This is an optimization exercise on Yosys and OpenROAD, whose aim is small area, a short achievable clock period and few clock cycles per item, not a production implementation. At most, simulation tests tie the RTL to the original design; equivalence was not proved. Some runs may be left out. An edit can pass the tests and still lose a function that they never use. Function not checked in run 2: the RTL went through the layout flow alone. The clock cells of run 3 come from the design's own scripts or RTL, not from TritonCTS. The clock port is modelled as an ideal driver, which makes a skipped or thinned clock tree look cheaper than it is; a real chip needs a root buffer or a tree. Power and IR drop assume default switching activity.

Fig. 1: run 1, port wiring
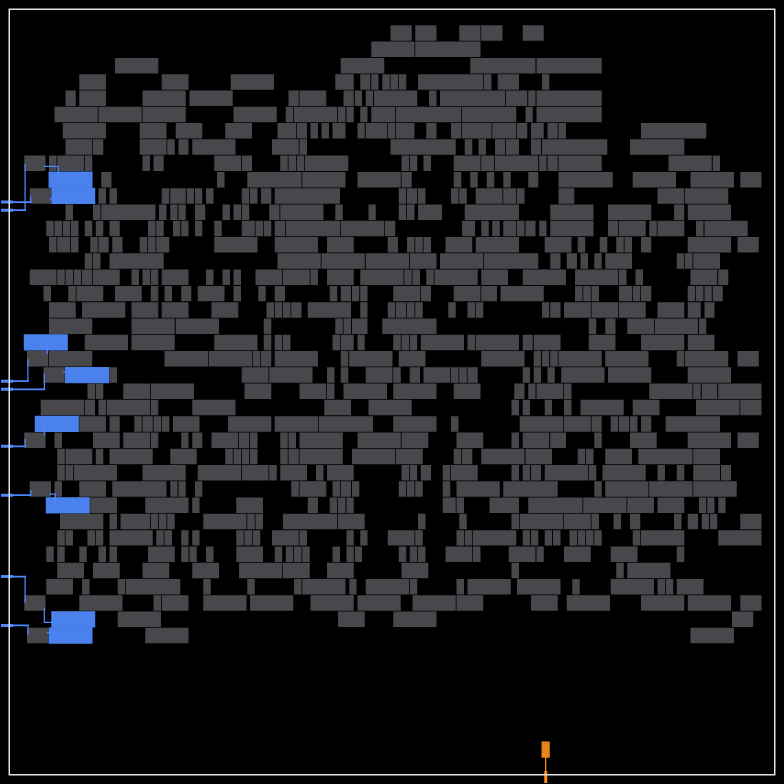
Fig. 2: run 1, gate-type map
Bar = 50 um.
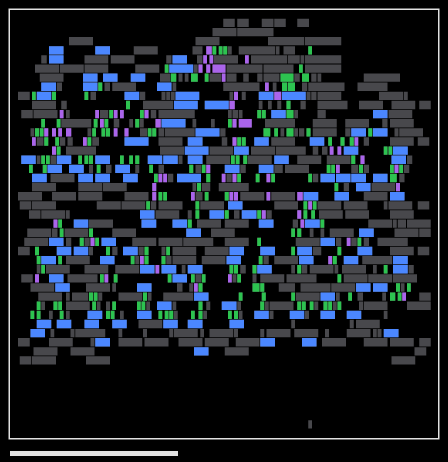
Fig. 3: run 1, register map, names as in the netlist
Bar = 50 um. Other sequential cells in the stronger grey, the rest of the logic in the fainter grey.
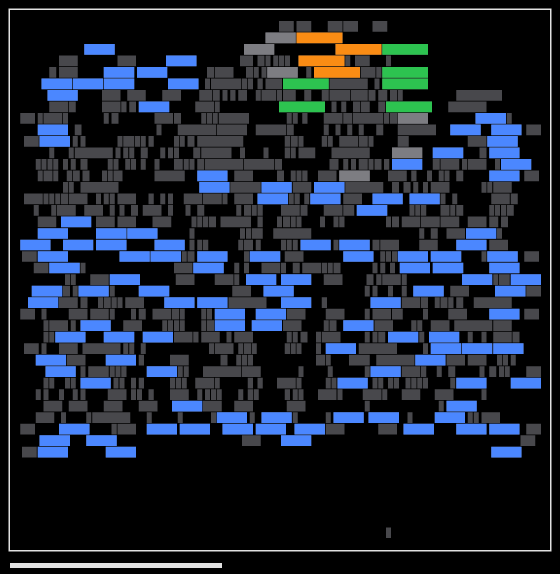
Fig. 4: run 1, routed metal, one colour a layer
Bar = 50 um. Only two layers are drawn.
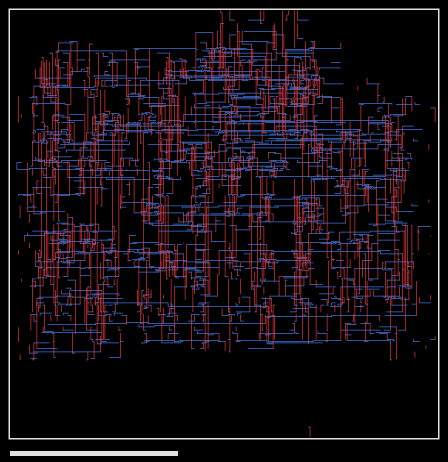
--- run.sh ---
#!/bin/bash
# synth_recipe.tcl (not shown) runs the flow's synth.tcl, then flattens the netlist and writes it again
# the make line also repeats each setting of config.mk as NAME=value (left out here)
make -C /OpenROAD-flow-scripts/flow DESIGN_CONFIG=/design/flow/config.mk WORK_HOME=/design/flow/orfs CLKGATE_MAP_FILE= SYNTH_SCRIPT=/design/flow/synth_recipe.tcl finish
--- config.mk ---
export PLATFORM = sky130hd
export DESIGN_NAME = mem_sort
export DESIGN_NICKNAME = mem_sort
export VERILOG_FILES = /design/flow/design.v
export SDC_FILE = /design/flow/constraint.sdc
export NUM_CORES = 4
export LEC_CHECK = 0
export ABC_AREA = 1
export CAP_MARGIN = 20
export CORE_MARGIN = 2
export CORE_UTILIZATION = 40
export SLEW_MARGIN = 20
--- constraint.sdc ---
create_clock -name core_clock -period 62.0 [get_ports {clk}]
set_input_delay 12.4000 -clock core_clock [delete_from_list [all_inputs] [get_ports {clk}]]
set_output_delay 12.4000 -clock core_clock [all_outputs]
set_load 0.01 [all_outputs]
--- design.v ---
module mem_sort
#(parameter DATA_WIDTH = 8, ADDR_WIDTH = 4)
 (input clk,
  input reset,
  input start,
  output reg done,
  output en,
  output reg we,
  output reg [ADDR_WIDTH-1 : 0] addr,
  output [DATA_WIDTH-1 : 0] data_o,
  input  [DATA_WIDTH-1 : 0] data_i
  );
assign en = 1'b1;
reg [7:0] r [1:15];
integer i;
always @(posedge clk) begin
  r[1] <= data_i;
  for (i = 2; i <= 15; i = i + 1) r[i] <= r[i-1];
end
assign data_o = r[15];
reg       run;
reg [5:0] k;                  
wire [3:0] j = k[3:0];        
wire [7:0] e = r[14];
reg  [13:1] b;
always @(*) begin
  for (i = 1; i <= 13; i = i + 1)
    b[i] = (r[i] > e) | ((r[i] == e) & ({1'b0, j} >= i + 2));
end
reg s1, s2a, s2;
always @(posedge clk) begin
  s1  <= ~b[13];    
  s2a <= ~b[12];
  s2  <= s2a;       
end
wire [3:0] rank = b[1] + b[2] + b[3] + b[4] + b[5] + b[6] + b[7] + b[8]
                + b[9] + b[10] + b[11] + b[12] + b[13] + s1 + s2;
wire idle = ~run | done;
always @(posedge clk) begin
  if (reset) begin
    run  <= 1'b0;
    we   <= 1'b0;
    done <= 1'b0;
  end else if (idle) begin
    done <= 1'b0;
    we   <= 1'b0;
    addr <= 4'd0;
    k    <= 6'd1;
    run  <= start;
  end else begin
    k    <= k + 6'd1;
    we   <= (k >= 6'd18);
    addr <= (k >= 6'd18) ? rank : k[3:0];
    done <= (k == 6'd33);
  end
end
endmodule
==> results.py, run 1 <==
metrics = {
    "setup_path": {
        "cp_slowest_cell": "clkdlybuf4s50_1",
        "crit_start": "done",
        "r2r_start": "r[14][3]",
        "critPathTopFamily": "buffers and inverters",
        "crit_chain": "clkdlybuf4s50_1",
        "cp-start-kind": "flop",
        "endpoint_kind": "output pin",
    },
    "route": {
        "drtAntennaViolNets": 0,
        "vias": 4204,
        "dr.pass1.iters": 4,
    },
    "outcome": {
        "outcome": "timing/DRC/antenna clean",
    },
    "clock_tree": {
        "ctsResizeCount": 0,
        "post_cts_buffers": 0,
        "cts_buffers": 17,
        "insertion_delay_ps": 410,
        "cts-root-buf": "clkbuf_16",
        "cts_tree": "done",
    },
    "floorplanning": {
        "die_area_um2": 16300,
        "core_um2": 15100,
        "rows": 45,
        "fp.dieW_um": 128,
        "io-pin-count": 26,
        "die_y_um": 128,
    },
    "logic_synthesis": {
        "yosysWarnings": 2,
        "muxShareOfSynthArea_pct": 0,
        "synth_compound_area_share_pct": 5.47,
        "synth_adder_area_share_pct": 25.6,
        "synth.ff_latch_count": 136,
    },
    "global_routing": {
        "grt_usage_pct": 14.9,
        "met1_usage_pct": 16.7,
        "globalRouteMet3Util_pct": 5.07,
        "busiest_layer": "met2",
        "met2_usage_pct": 26.5,
        "grt_pass1_vias": 4283,
    },
    "place": {
        "post-place-cells": 873,
        "post-dp-hpwl_mm": 8.46,
    },
    "layout": {
        "final_common_cell": "nand2_1",
    },
    "sta": {
        "max_slew_margin_pct": 62.3,
        "max_freq_mhz": 72.8,
        "setup_viol": 0,
    },
}
Testbench counts for the RTL of run 1, summed over its fixed seeds: cycles 17,416, jobs 512.
About Fig. 1:
port	colour	bits	direction	edge	end cells	buffers	wire
data_i	blue	8	input	left	8	8	67.9 um
en	orange	1	output	bottom	1	0	3.40 um

About Fig. 2:
family	colour	cells	most used
adder and majority cells	blue	119	ha_1
NAND gates	green	176	nand2_1
NOR gates	purple	66	nor2_1

About Fig. 3:
name in the netlist	colour	sequential cells
k	green	6
addr	orange	4
r	blue	120
not coloured	6

About Fig. 4:
layer	colour	wire length
met1	blue	4740 um
met2	red	5470 um

run 1: synth_stat cells:
cell type	count	area share, %
a21boi_0	2	0.25
a21o_1	1	0.12
a21oi_1	49	4.0
a21oi_2	1	0.14
and2_1	5	0.51
buf_4	1	0.12
buf_6	2	0.37
clkinv_4	1	0.14
conb_1	1	0.061
dfxtp_1	126	41
edfxtp_1	10	4.9
fa_1	10	3.3
ha_1	109	22
inv_1	91	5.6
inv_2	1	0.061
nand2_1	164	10
nand2_2	5	0.51
nand2_4	1	0.18
nand3_1	3	0.25
nand4_1	3	0.31
nor2_1	58	3.6
nor2_2	1	0.10
nor2_4	2	0.37
nor3_1	5	0.41
o21ai_0	9	0.74
o21ai_1	1	0.082
o21bai_1	1	0.12
xor2_1	1	0.14
run 1: logic make-up after synthesis:
family          Yosys count
other cells               1
xor+xnor                  1
fa+ha+maj               119
buf+inv                  96
compound gates           64
flops                   136
simple gates            247
run 1: per-stage QoR:
step | instance area [um2] | hold WS [ps] | total power, W | setup slack, ps | util, %
floorplan | 6110 | 310 | 0.000135 | 49020 | -
global placement | 6560 | 313 | 0.000146 | 48530 | 43.5
detailed placement | 6560 | 316 | 0.000148 | 48480 | 43.5
CTS | 7150 | 340 | 0.000249 | 48240 | 47.4
global route | 7150 | 348 | 0.000262 | 48190 | 47.4
finish | 7150 | 342 | 0.000246 | 48260 | 47.4
run 1: state kept, by name, indices dropped and copies added, names as in the netlist:
signal	cells
r	120
k	6
addr	4
done	1
run	1
s1	1
s2	1
s2a	1
we	1
run 1: cell type report:
type / instances / area [um2]
clock buffer: 24 / 503
clock inverter: 7 / 90.1
fill: 1408 / 7940
inverter: 93 / 354
multi-input combinational: 432 / 2910
sequential: 136 / 2820
tap: 188 / 235
timing repair buffer: 24 / 240
run 1: path summary, 6_finish.rpt:
kind             end  slack [ps]  cells past startpoint
max             done       48260                      1
min               s2         340                      0
max reg2reg  addr[2]       56980                     18
min reg2reg       s2         340                      0
run 1: where the power goes:
part | internal, W | switching (W) | leakage [nW]
Clock | 0.0000643 | 0.0000358 | 0.287
Sequential | 0.0000947 | 0.00000299 | 1.16
Combinational | 0.0000210 | 0.0000276 | 2.14
Total | 0.000180 | 0.0000663 | 3.59
==> run 1 -> run 2 <==
--- a/design.v
+++ b/design.v
@@ -23,3 +23,13 @@
 wire [3:0] j = k[3:0];        
-wire [7:0] e = r[14];
+function beats(input [7:0] a, input [7:0] ne, input tie);
+  integer n;
+  reg c;
+  begin
+    c = tie;
+    for (n = 0; n < 8; n = n + 1)
+      c = (a[n] & ne[n]) | (c & (a[n] | ne[n]));
+    beats = c;
+  end
+endfunction
+wire [7:0] ne = ~r[14];
 reg  [13:1] b;
@@ -27,3 +37,3 @@
   for (i = 1; i <= 13; i = i + 1)
-    b[i] = (r[i] > e) | ((r[i] == e) & ({1'b0, j} >= i + 2));
+    b[i] = beats(r[i], ne, {1'b0, j} >= i + 2);
 end
@@ -35,6 +45,22 @@
 end
-wire [3:0] rank = b[1] + b[2] + b[3] + b[4] + b[5] + b[6] + b[7] + b[8]
-                + b[9] + b[10] + b[11] + b[12] + b[13] + s1 + s2;
+function [1:0] fa(input x, input y, input z);
+  fa = {(x & y) | (z & (x | y)), x ^ y ^ z};
+endfunction
+wire [1:0] f1 = fa(b[1], b[2], b[3]);
+wire [1:0] f2 = fa(b[4], b[5], b[6]);
+wire [1:0] f3 = fa(b[7], b[8], b[9]);
+wire [1:0] f4 = fa(b[10], b[11], b[12]);
+wire [1:0] f5 = fa(b[13], s1, s2);
+wire [1:0] f6 = fa(f1[0], f2[0], f3[0]);
+wire [1:0] f7 = fa(f4[0], f5[0], f6[0]);
+wire [1:0] f8 = fa(f1[1], f2[1], f3[1]);
+wire [1:0] f9 = fa(f4[1], f5[1], f6[1]);
+wire [1:0] f10 = fa(f8[0], f9[0], f7[1]);
+wire [1:0] f11 = fa(f8[1], f9[1], f10[1]);
+wire [3:0] rank = {f11[1], f11[0], f10[0], f7[0]};
 wire idle = ~run | done;
+wire wr = (k >= 6'd18);
 always @(posedge clk) begin
+  k    <= idle ? 6'd1 : k + 6'd1;
+  addr <= idle ? 4'd0 : wr ? rank : k[3:0];
   if (reset) begin
@@ -43,13 +69,6 @@
     done <= 1'b0;
-  end else if (idle) begin
-    done <= 1'b0;
-    we   <= 1'b0;
-    addr <= 4'd0;
-    k    <= 6'd1;
-    run  <= start;
   end else begin
-    k    <= k + 6'd1;
-    we   <= (k >= 6'd18);
-    addr <= (k >= 6'd18) ? rank : k[3:0];
-    done <= (k == 6'd33);
+    run  <= idle ? start : 1'b1;
+    we   <= ~idle & wr;
+    done <= ~idle & (k == 6'd33);
   end
==> flow/run.sh (new file) <==
#!/bin/bash
# Own layout flow: the standard ORFS flow, with
#  - a copy of ORFS's scripts whose ABC area script maps with &nf (area-oriented
#    cut mapping; registers are untouched, as dfflibmap runs before ABC),
#  - hook Tcl files from flow/ for the clock tree and port buffers.
# Each tool's output goes to a log file of its own in this folder.
set -euo pipefail
here=$(pwd)
rm -rf "$here/scripts_copy"
cp -r "$FLOW_HOME/scripts" "$here/scripts_copy"
cp "$here/flow/abc_area.script" "$here/scripts_copy/abc_area.script"
export SCRIPTS_DIR="$here/scripts_copy"
for h in "$here"/flow/hook_*.tcl; do
  [[ -f $h ]] || continue
  v=$(basename "$h" .tcl); v=${v#hook_}
  export "${v}_TCL=$h"
done
bash standard.sh synth > "$here/log_synth.txt" 2>&1
bash standard.sh finish > "$here/log_layout.txt" 2>&1
==> flow/abc_area.script (new file) <==
strash; &get -n; &nf -R 1000; &put
==> standard.sh (new file) <==
#!/bin/bash
# synth_recipe.tcl (not shown) runs the flow's synth.tcl, then flattens the netlist and writes it again
# the make line also repeats each setting of config.mk as NAME=value (left out here)
make -C /OpenROAD-flow-scripts/flow DESIGN_CONFIG=/design/flow/config.mk WORK_HOME=/design/flow/orfs CLKGATE_MAP_FILE= SYNTH_SCRIPT=/design/flow/synth_recipe.tcl "${@:-finish}"
removed: run.sh
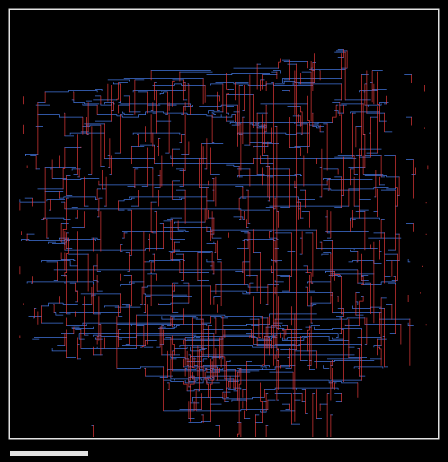
Fig. 5. Routed metal, one colour a layer (run 2).
Bar = 20 um. Only two layers are drawn.
layer	colour	wire length
met2	red	3040 um
met1	blue	3060 um

==> results.py, run 2 <==
metrics = {
    "outcome": {
        "outcome": "timing/DRC/antenna clean",
    },
    "global_routing": {
        "grt_usage_pct": 12.8,
        "grt_pass1_vias": 2501,
        "overflow": 0,
    },
    "layout": {
        "layout-drive-gt1-share_pct": 8.00,
        "final_common_cell": "dfxtp_1",
        "antennaDiodeCount": 0,
        "top_register": "r",
        "largest_reg_flops": 120,
        "regArea_um2": 2720,
        "multi_input_area_um2": 1640,
        "fillers": 979,
        "syn_to_final_growth_pct": 22.8,
        "utilization_pct": 50.5,
        "largestRegisters": "r x120, k x6, addr x4",
    },
    "setup_path": {
        "cp-start-kind": "flop",
        "path_class": "flop to output pin",
        "critPathTopFamily": "buffers and inverters",
        "r2r_start": "k[1]",
        "crit_start": "done",
        "path_buf_inv": 1,
        "cp_max_fo": 3,
        "crit_chain": "clkdlybuf4s50_1",
        "arrival_ps": 1380,
        "reg2regPathDepth": 22,
        "endpoint_kind": "output pin",
        "reg2reg_slack_ps": 55160,
        "reg2reg_to": "addr[2]",
        "cp_slowest_cell": "clkdlybuf4s50_1",
    },
    "clock_tree": {
        "cts.sinks": 136,
        "cts-root-buf": "clkbuf_8",
        "ctsResizeCount": 0,
        "cts_tree": "done",
        "cts_buffers": 17,
        "htree_levels": 4,
        "insertion_delay_ps": 510,
        "post_cts_buffers": 0,
    },
    "sta": {
        "fin_crit_sh_pct": 22.2,
        "hold_ws_ps": 326,
        "setup_viol": 0,
        "max_freq_mhz": 72.6,
        "max_slew_margin_pct": 63.0,
    },
    "floorplanning": {
        "io-pin-count": 26,
        "rows": 38,
        "start_util_pct": 41.1,
        "fp.dieW_um": 110,
        "core_um2": 10800,
        "die_area_um2": 12000,
        "die_y_um": 110,
    },
    "logic_synthesis": {
        "synth_nets": 370,
        "synth-edff-count": 0,
        "synth-seq-area-share_pct": 61.1,
        "synth_area_um2": 4460,
        "synthTopCellsByArea": "dfxtp_1 (61%), maj3_1 (20%), fa_1 (4.9%)",
        "synth.ff_latch_count": 136,
        "synth.largest_area_cell": "dfxtp_1",
        "netlist.area_leader.share_pct": 61.1,
        "yosysMostFrequentCell": "dfxtp_1",
        "yosysWarnings": 2,
        "yosys_most_used_dff": "dfxtp_1",
        "synth_common_cells": "dfxtp_1 (136), maj3_1 (88), clkinv_1 (23), nor2_1 (15), o21ai_0 (14)",
        "async_reset_ff_share_pct": 0,
    },
    "pwr": {
        "power_frac_seq_pct": 43.0,
        "switchingPower_w": 0.0000506,
        "p_total_w": 0.000220,
        "pwr-share-clk_pct": 45.9,
        "pwr-share-comb_pct": 11.1,
        "internal_power_w": 0.000170,
        "ir_drop_mv": 0.0239,
        "switching_share_pct": 23.0,
    },
    "route": {
        "drt_iter0_markers": 125,
        "drtAntennaViolNets": 0,
        "drc": 0,
        "routedWlPerCell_um": 12.1,
        "vias_per_cell": 4.61,
        "vias": 2487,
        "dr.pass1.iters": 4,
    },
    "hold_path": {
        "holdPathStages": 0,
        "hold_path_end": "s2",
    },
    "place": {
        "place_congestion": 0.736,
        "post-dp-hpwl_mm": 4.76,
        "port_buffers": 24,
    },
}
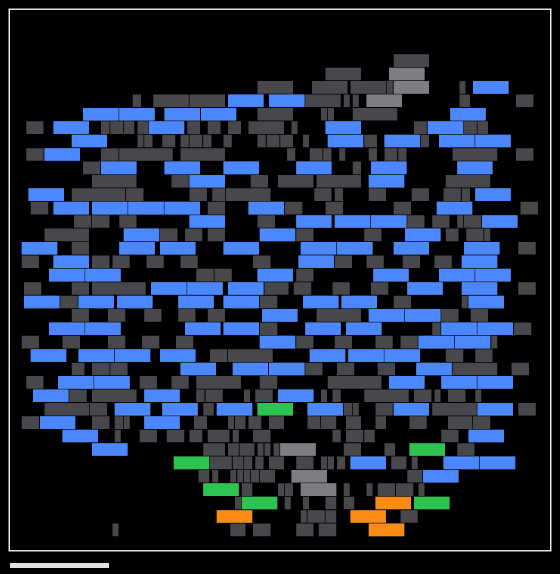
Fig. 6. Register map, names as in the netlist (run 2).
Bar = 20 um. Other sequential cells in the stronger grey, the rest of the logic in the fainter grey.
name in the netlist	colour	sequential cells
addr	orange	4
r	blue	120
k	green	6
not coloured	6

==> run 2: cell types whose count changed in the layout (fill, tap and decap cells not counted), moves of 5 or more <==
cell	delta
a21boi_0	+9
a21oi_1	-46
and2_1	-5
clkinv_1	+23
dfxtp_1	+10
edfxtp_1	-10
ha_1	-106
inv_1	-91
maj3_1	+88
nand2_1	-161
nand2_2	-5
nor2_1	-43
o21ai_0	+5
==> run 2: how the worst max path moves through the flow <==
stage / cells past startpoint / to
floorplan: 0 / done
global placement: 1 / done
detailed placement: 1 / done
CTS: 1 / done
global route: 1 / done
finish: 1 / done
==> run 2: power by group through the flow <==
| stage | Sequential (W) | Combinational, W | Clock, W |
|---|---|---|---|
| global placement | 0.0000963 | 0.0000252 | 0 |
| CTS | 0.0000947 | 0.0000260 | 0.000104 |
| detailed placement | 0.0000966 | 0.0000260 | 0 |
| finish | 0.0000947 | 0.0000244 | 0.000101 |
| floorplan | 0.0000962 | 0.0000156 | 0 |
| global route | 0.0000953 | 0.0000278 | 0.000108 |
==> run 2: metal layers <==
metal	up-vias	global-route usage, %	part of all wire (%)
li1	1282	-	-
met1	1153	15.3	47
met2	44	19.8	46
met3	8	6.05	5.7
met4	0	4.88	1.2
met5	-	0	0
==> run 2: kinds of logic after synthesis <==
logic type	count (synthesis)	share of synthesized area (%)
flops	136	61.1
fa+ha+maj	102	25.6
simple gates	38	4.35
compound gates	37	5.34
buf+inv	24	2.11
xor+xnor	4	0.786
mux	3	0.674
other cells	1	0.0842
==> run 2: stage by stage <==
stage | instance area [um2] | instances | setup slack (ps)
CTS | 5470 | 540 | 48180
global route | 5470 | 540 | 48150
detailed placement | 4860 | 508 | 48740
finish | 5470 | 540 | 48220
floorplan | 4460 | 345 | 49240
global placement | 4860 | 508 | 48750
==> run 2: cell type report <==
cell class                 count  share of cell area (%)
tap                          140                    3.20
sequential                   136                    49.8
clock buffer                  18                    7.82
inverter                      23                    1.58
clock inverter                14                    3.29
timing repair buffer          24                    4.39
multi-input combinational    185                    30.0
Fig. 7: run 2, port wiring
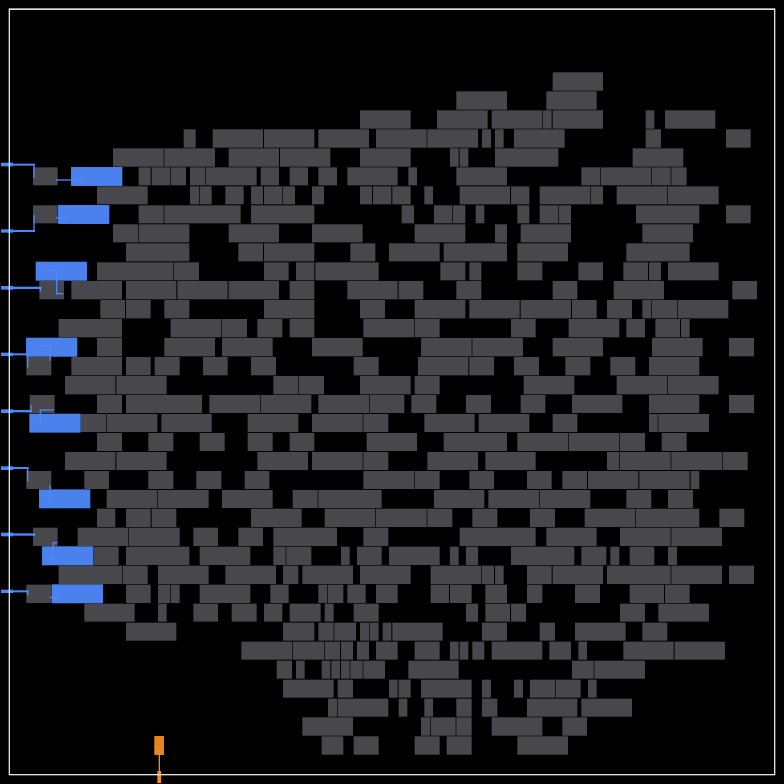

==> run 3: a larger rewrite; changed files in full <==
==> design.v <==
module mem_sort
#(parameter DATA_WIDTH = 8, ADDR_WIDTH = 4)
 (input clk,
  input reset,
  input start,
  output reg done,
  output en,
  output reg we,
  output reg [ADDR_WIDTH-1 : 0] addr,
  output [DATA_WIDTH-1 : 0] data_o,
  input  [DATA_WIDTH-1 : 0] data_i
  );
assign en = 1'b1;
reg [7:0] r [1:15];
integer i;
always @(posedge clk) begin
  r[1] <= data_i;
  for (i = 2; i <= 15; i = i + 1) r[i] <= r[i-1];
end
assign data_o = r[15];
reg       run;
reg [4:0] c;                  
wire [3:0] j = c[3:0];        
function beats(input [7:0] a, input [7:0] ne, input tie);
  integer n;
  reg cy;
  begin
    cy = tie;
    for (n = 0; n < 8; n = n + 1)
      cy = (a[n] & ne[n]) | (cy & (a[n] | ne[n]));
    beats = cy;
  end
endfunction
wire [7:0] ne = ~r[14];
reg  [13:1] b;
always @(*) begin
  for (i = 1; i <= 13; i = i + 1)
    b[i] = beats(r[i], ne, {1'b0, j} >= i + 2);
end
wire k15 = (c == 5'd15);
reg s1, s2a, s2;
always @(posedge clk) begin
  s1  <= ~b[13] & ~k15;    
  s2a <= ~b[12] & ~k15;
  s2  <= s2a & ~k15;       
end
function [1:0] fa(input x, input y, input z);
  fa = {(x & y) | (z & (x | y)), x ^ y ^ z};
endfunction
wire [1:0] f1 = fa(b[1], b[2], b[3]);
wire [1:0] f2 = fa(b[4], b[5], b[6]);
wire [1:0] f3 = fa(b[7], b[8], b[9]);
wire [1:0] f4 = fa(b[10], b[11], b[12]);
wire [1:0] f5 = fa(b[13], s1, s2);
wire [1:0] f6 = fa(f1[0], f2[0], f3[0]);
wire [1:0] f7 = fa(f4[0], f5[0], f6[0]);
wire [1:0] f8 = fa(f1[1], f2[1], f3[1]);
wire [1:0] f9 = fa(f4[1], f5[1], f6[1]);
wire [1:0] f10 = fa(f8[0], f9[0], f7[1]);
wire [1:0] f11 = fa(f8[1], f9[1], f10[1]);
wire [3:0] rank = {f11[1], f11[0], f10[0], f7[0]};
wire k31 = (c == 5'd31);
wire k32 = we & (c == 5'd0);
wire k33 = we & (c == 5'd1);
wire fin = (k31 & ~s2a & b[13] & b[12]) | (k32 & ~s2a) | k33;
wire idle = ~run | done;
wire wr = we | (c >= 5'd16);    
always @(posedge clk) begin
  c    <= idle ? 5'd1 : c + 5'd1;
  addr <= idle ? 4'd0 : wr ? rank : c[3:0];
  if (reset) begin
    run  <= 1'b0;
    we   <= 1'b0;
    done <= 1'b0;
  end else begin
    run  <= idle ? start : 1'b1;
    we   <= ~idle & wr;
    done <= ~idle & fin;
  end
end
endmodule
==> flow/hook_POST_CTS.tcl <==
# Replace the clock tree CTS built by a single level of clock buffers: the
# clock port drives NCLK buffers, each driving the flip-flops of one cluster
# (clusters from k-means on the flip-flop locations).  All flip-flops see the
# same single buffer stage.  Also resize the port buffers.
set nclk 4
if {[info exists ::env(MY_NCLK)]} { set nclk $::env(MY_NCLK) }
set clkcell sky130_fd_sc_hd__clkbuf_16
if {[info exists ::env(MY_CLKCELL)]} { set clkcell $::env(MY_CLKCELL) }

set block [ord::get_db_block]
set db [ord::get_db]
set clknet [[$block findBTerm clk] getNet]

# flip-flop clock pins, and the instances and nets of the existing tree
set sinks {}
set tree {}
set tnets {}
set todo [list $clknet]
while {[llength $todo]} {
  set net [lindex $todo 0]; set todo [lrange $todo 1 end]
  foreach it [$net getITerms] {
    if {![$it isInputSignal] && ![$it isClocked] && [$it getIoType] ne "INPUT"} { continue }
    set inst [$it getInst]
    set m [$inst getMaster]
    if {[$m isSequential]} { lappend sinks $it; continue }
    if {[lsearch -exact $tree $inst] >= 0} { continue }
    lappend tree $inst
    foreach ot [$inst getITerms] {
      if {[$ot isOutputSignal] && [$ot getNet] ne "NULL"} {
        lappend todo [$ot getNet]; lappend tnets [$ot getNet]
      }
    }
  }
}
puts "clock hook: [llength $sinks] sinks, [llength $tree] tree cells removed"
foreach it $sinks { $it disconnect }
foreach inst $tree { odb::dbInst_destroy $inst }
foreach n $tnets { odb::dbNet_destroy $n }

# k-means on sink locations
set pts {}
foreach it $sinks {
  set b [[$it getInst] getBBox]
  lappend pts [list [expr {([$b xMin]+[$b xMax])/2.0}] [expr {([$b yMin]+[$b yMax])/2.0}]]
}
set n [llength $pts]
set sorted [lsort -real -index 0 $pts]
set cent {}
for {set c 0} {$c < $nclk} {incr c} { lappend cent [lindex $sorted [expr {int(($c+0.5)*$n/$nclk)}]] }
for {set iter 0} {$iter < 30} {incr iter} {
  set asg {}
  foreach p $pts {
    set best 0; set bd 1e30
    for {set c 0} {$c < $nclk} {incr c} {
      set q [lindex $cent $c]
      set d [expr {pow([lindex $p 0]-[lindex $q 0],2)+pow([lindex $p 1]-[lindex $q 1],2)}]
      if {$d < $bd} { set bd $d; set best $c }
    }
    lappend asg $best
  }
  set newc {}
  for {set c 0} {$c < $nclk} {incr c} {
    set sx 0; set sy 0; set k 0
    foreach p $pts a $asg { if {$a == $c} { set sx [expr {$sx+[lindex $p 0]}]; set sy [expr {$sy+[lindex $p 1]}]; incr k } }
    if {$k} { lappend newc [list [expr {$sx/$k}] [expr {$sy/$k}]] } else { lappend newc [lindex $cent $c] }
  }
  set cent $newc
}

set master [$db findMaster $clkcell]
for {set c 0} {$c < $nclk} {incr c} {
  set b [odb::dbInst_create $block $master "clkbuf_root_$c"]
  set net [odb::dbNet_create $block "clknet_root_$c"]
  $net setSigType CLOCK
  [$b findITerm A] connect $clknet
  [$b findITerm X] connect $net
  set k 0
  foreach it $sinks a $asg { if {$a == $c} { $it connect $net; incr k } }
  set q [lindex $cent $c]
  $b setLocation [expr {int([lindex $q 0])}] [expr {int([lindex $q 1])}]
  $b setPlacementStatus PLACED
  puts "clock hook: clkbuf_root_$c drives $k flip-flops"
}
$clknet setSigType CLOCK

# port buffers
set inbuf sky130_fd_sc_hd__buf_1
set outbuf sky130_fd_sc_hd__buf_4
if {[info exists ::env(MY_INBUF)]} { set inbuf $::env(MY_INBUF) }
if {[info exists ::env(MY_OUTBUF)]} { set outbuf $::env(MY_OUTBUF) }
foreach bt [$block getBTerms] {
  set net [$bt getNet]
  if {[$bt getName] eq "clk"} { continue }
  foreach it [$net getITerms] {
    set inst [$it getInst]
    set mn [[$inst getMaster] getName]
    if {![string match "sky130_fd_sc_hd__*buf*" $mn]} { continue }
    set want [expr {[$bt getIoType] eq "INPUT" ? $inbuf : $outbuf}]
    if {$mn ne $want} { $inst swapMaster [$db findMaster $want] }
  }
}

detailed_placement
check_placement -verbose
estimate_parasitics -placement
report_clock_skew
report_checks -path_delay max -group_path_count 3 -format full_clock_expanded
==> config.mk <==
export PLATFORM = sky130hd
export DESIGN_NAME = mem_sort
export DESIGN_NICKNAME = mem_sort
export VERILOG_FILES = /design/flow/design.v
export SDC_FILE = /design/flow/constraint.sdc
export NUM_CORES = 4
export LEC_CHECK = 0
export ABC_AREA = 1
export CAP_MARGIN = 20
export CORE_MARGIN = 2
export CORE_UTILIZATION = 65
export SLEW_MARGIN = 20
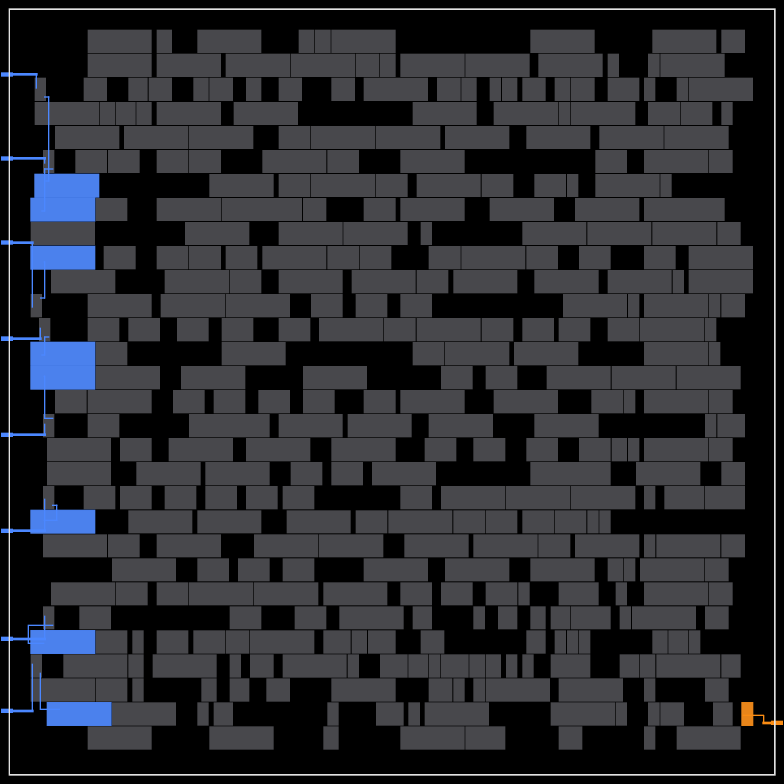
Fig. 8. Port wiring (run 3).
port	colour	bits	direction	edge	end cells	buffers	wire
en	orange	1	output	right	1	0	3.80 um
data_i	blue	8	input	left	8	8	91.5 um

==> results.py, run 3 <==
metrics = {
    "global_routing": {
        "overflow": 0,
        "met1_usage_pct": 22.1,
        "met2_usage_pct": 35.6,
        "grt_usage_pct": 18.9,
        "globalRouteMet3Util_pct": 4.57,
        "busiest_layer": "met2",
    },
    "route": {
        "drtAntennaViolNets": 0,
        "drc": 0,
        "vias": 2418,
        "routedWlPerCell_um": 14.6,
    },
    "logic_synthesis": {
        "synth.largest_area_cell": "dfxtp_1",
        "synth_area_um2": 4430,
        "synthTopCellsByArea": "dfxtp_1 (61%), maj3_1 (20%), fa_1 (5.0%)",
        "synth-seq-area-share_pct": 61.1,
        "yosys_most_used_dff": "dfxtp_1",
        "synth-edff-count": 0,
        "synth.ff_latch_count": 135,
        "synth_common_cells": "dfxtp_1 (135), maj3_1 (89), clkinv_1 (24), nor2_1 (18), o21ai_0 (15)",
    },
    "place": {
        "preCtsSetupSlack_ps": 48690,
        "port_buffers": 24,
        "post-dp-hpwl_mm": 4.82,
    },
    "hold_path": {
        "holdPathStages": 0,
    },
    "setup_path": {
        "critPathTopFamily": "flip-flops",
        "cp_max_fo": 5,
        "path_class": "flop to output pin",
        "reg2regPathDepth": 22,
        "endpoint_kind": "output pin",
        "cp_slowest_cell": "dfxtp_1",
        "path_buf_inv": 1,
        "cp-start-kind": "flop",
        "cp.depth": 1,
    },
    "floorplanning": {
        "io-pin-count": 26,
        "die_area_um2": 7480,
        "rows": 30,
        "fp.dieW_um": 86.5,
        "core_um2": 6680,
        "die_y_um": 86.5,
    },
    "layout": {
        "final_common_cell": "dfxtp_1",
        "antennaDiodeCount": 0,
        "top_register": "r",
        "fin_cells": 451,
        "largestRegisters": "r x120, c x5, addr x4",
    },
    "outcome": {
        "outcome": "timing/DRC/antenna clean",
    },
    "sta": {
        "hold_ws_ps": 354,
        "max_slew_margin_pct": 66.0,
        "worst_slack_ps": 48880,
    },
    "clock_tree": {
        "post_cts_buffers": 0,
        "insertion_delay_ps": 180,
        "ctsResizeCount": 0,
        "cts.sinks": 135,
    },
    "pwr": {
        "ir_drop_mv": 0.0214,
    },
}
Testbench counts for the RTL of run 3, summed over its fixed seeds: cycles 17,058, jobs 512.
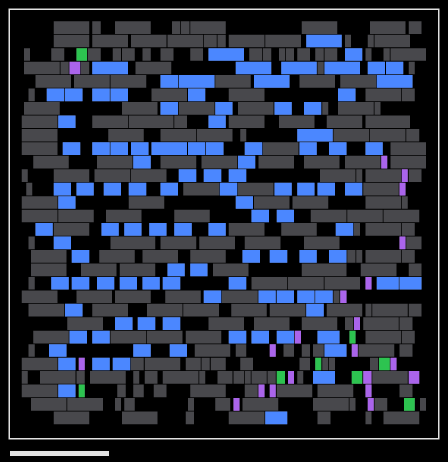
Fig. 9. Gate-type map (run 3).
Bar = 20 um.
family	colour	cells	most used
NAND gates	green	8	nand2_1
NOR gates	purple	21	nor2_1
adder and majority cells	blue	106	maj3_1

## run 3: cell count changes after synthesis, moves of 2 or more
cell      change
ha_1          +3
mux2i_1       -3
nor2_1        +3
a21oi_1       +2
and2_0        -2
nand4b_1      -2
xnor2_1       -2
## run 3: worst paths after layout
| check | slack (ps) | to | startpoint |
|---|---|---|---|
| setup / recovery | 48880 | we | we |
| hold / removal | 350 | r[10][4] | r[9][4] |
| setup reg to reg | 55100 | addr[2] | c[1] |
| hold reg to reg | 350 | r[10][4] | r[9][4] |
## run 3: cells by family (layout without fill, tap and decap cells)
| kind of cell | after synthesis | after routing | synth area share, % |
|---|---|---|---|
| other cells | 1 | 1 | 0.0847 |
| xor+xnor | 2 | 2 | 0.396 |
| simple gates | 34 | 34 | 3.56 |
| flops | 135 | 135 | 61.1 |
| buf+inv | 25 | 52 | 2.21 |
| compound gates | 41 | 41 | 5.88 |
| fa+ha+maj | 106 | 106 | 26.8 |
## run 3: metal layers
| layer | wire (um) | up-vias |
|---|---|---|
| li1 | - | 1243 |
| met1 | 2940 | 1145 |
| met2 | 3420 | 27 |
| met3 | 170 | 3 |
| met4 | 46 | 0 |
| met5 | 0 | - |
## run 3: metrics by stage
stage | cell area, um2 | power, W | util, %
finish | 4760 | 0.000149 | 71.3
global route | 4760 | 0.000156 | 71.3
CTS | 5330 | 0.000215 | 79.8
detailed placement | 4760 | 0.000120 | 71.2
global placement | 4760 | 0.000119 | 71.2
floorplan | 4430 | 0.000110 | -
## run 3: report_power, final
group	total, W	switching, W	internal [W]
registers	0.0000941	0.00000264	0.0000914
clock network	0.0000322	0.0000202	0.0000121
logic	0.0000228	0.0000120	0.0000108
total	0.000149	0.0000348	0.000114
## run 3: cell type report
type	count	area, um2	area share, %
Multi-Input combinational cell	184	1630	34.1
Tap cell	80	100	2.10
Buffer	4	100	2.10
Sequential cell	135	2700	56.8
Timing Repair Buffer	24	143	3.00
Inverter	24	90.1	1.89
## run 3: worst register-to-register path, delay by kind of cell, from the launching register on
kind / cells / cell delay, ps
DFF: 1 / 500
adders and majority gates: 13 / 5010
and+or+nand+nor: 2 / 230
buffers and inverters: 3 / 330
AOI/OAI and AO/OA: 4 / 730

[what the ideal ports hide]
How much do the figures lean on ideal ports? The routed layouts below were timed once more, with nothing changed but the port constraints. Step 1: set_driving_cell puts a clkbuf_16 on clk and a buf_2 on each other input, an assumption about the parent block. Step 2 also shifts input and output timing later by t, the mid clock arrival at the registers, as if the neighbouring blocks saw the same clock. a / b / c = no drivers / after step 1 / after step 2; a / b = the first two.
run | t, ns | setup slack, ns | worst setup path at the end | clock arrival spread, ns | worst register clock-pin slew, ns
run 1 | 0.450 | 48.258 / 48.219 / 48.497 | input to register | 0.009 / 0.009 | 0.06 / 0.06
run 2 | 0.538 | 48.218 / 48.186 / 48.724 | register to output | 0.008 / 0.009 | 0.06 / 0.06
run 3 | 0.245 | 48.879 / 48.805 / 49.050 | register to output | 0.014 / 0.014 | 0.12 / 0.12
After both steps setup and hold are still met in every run listed.
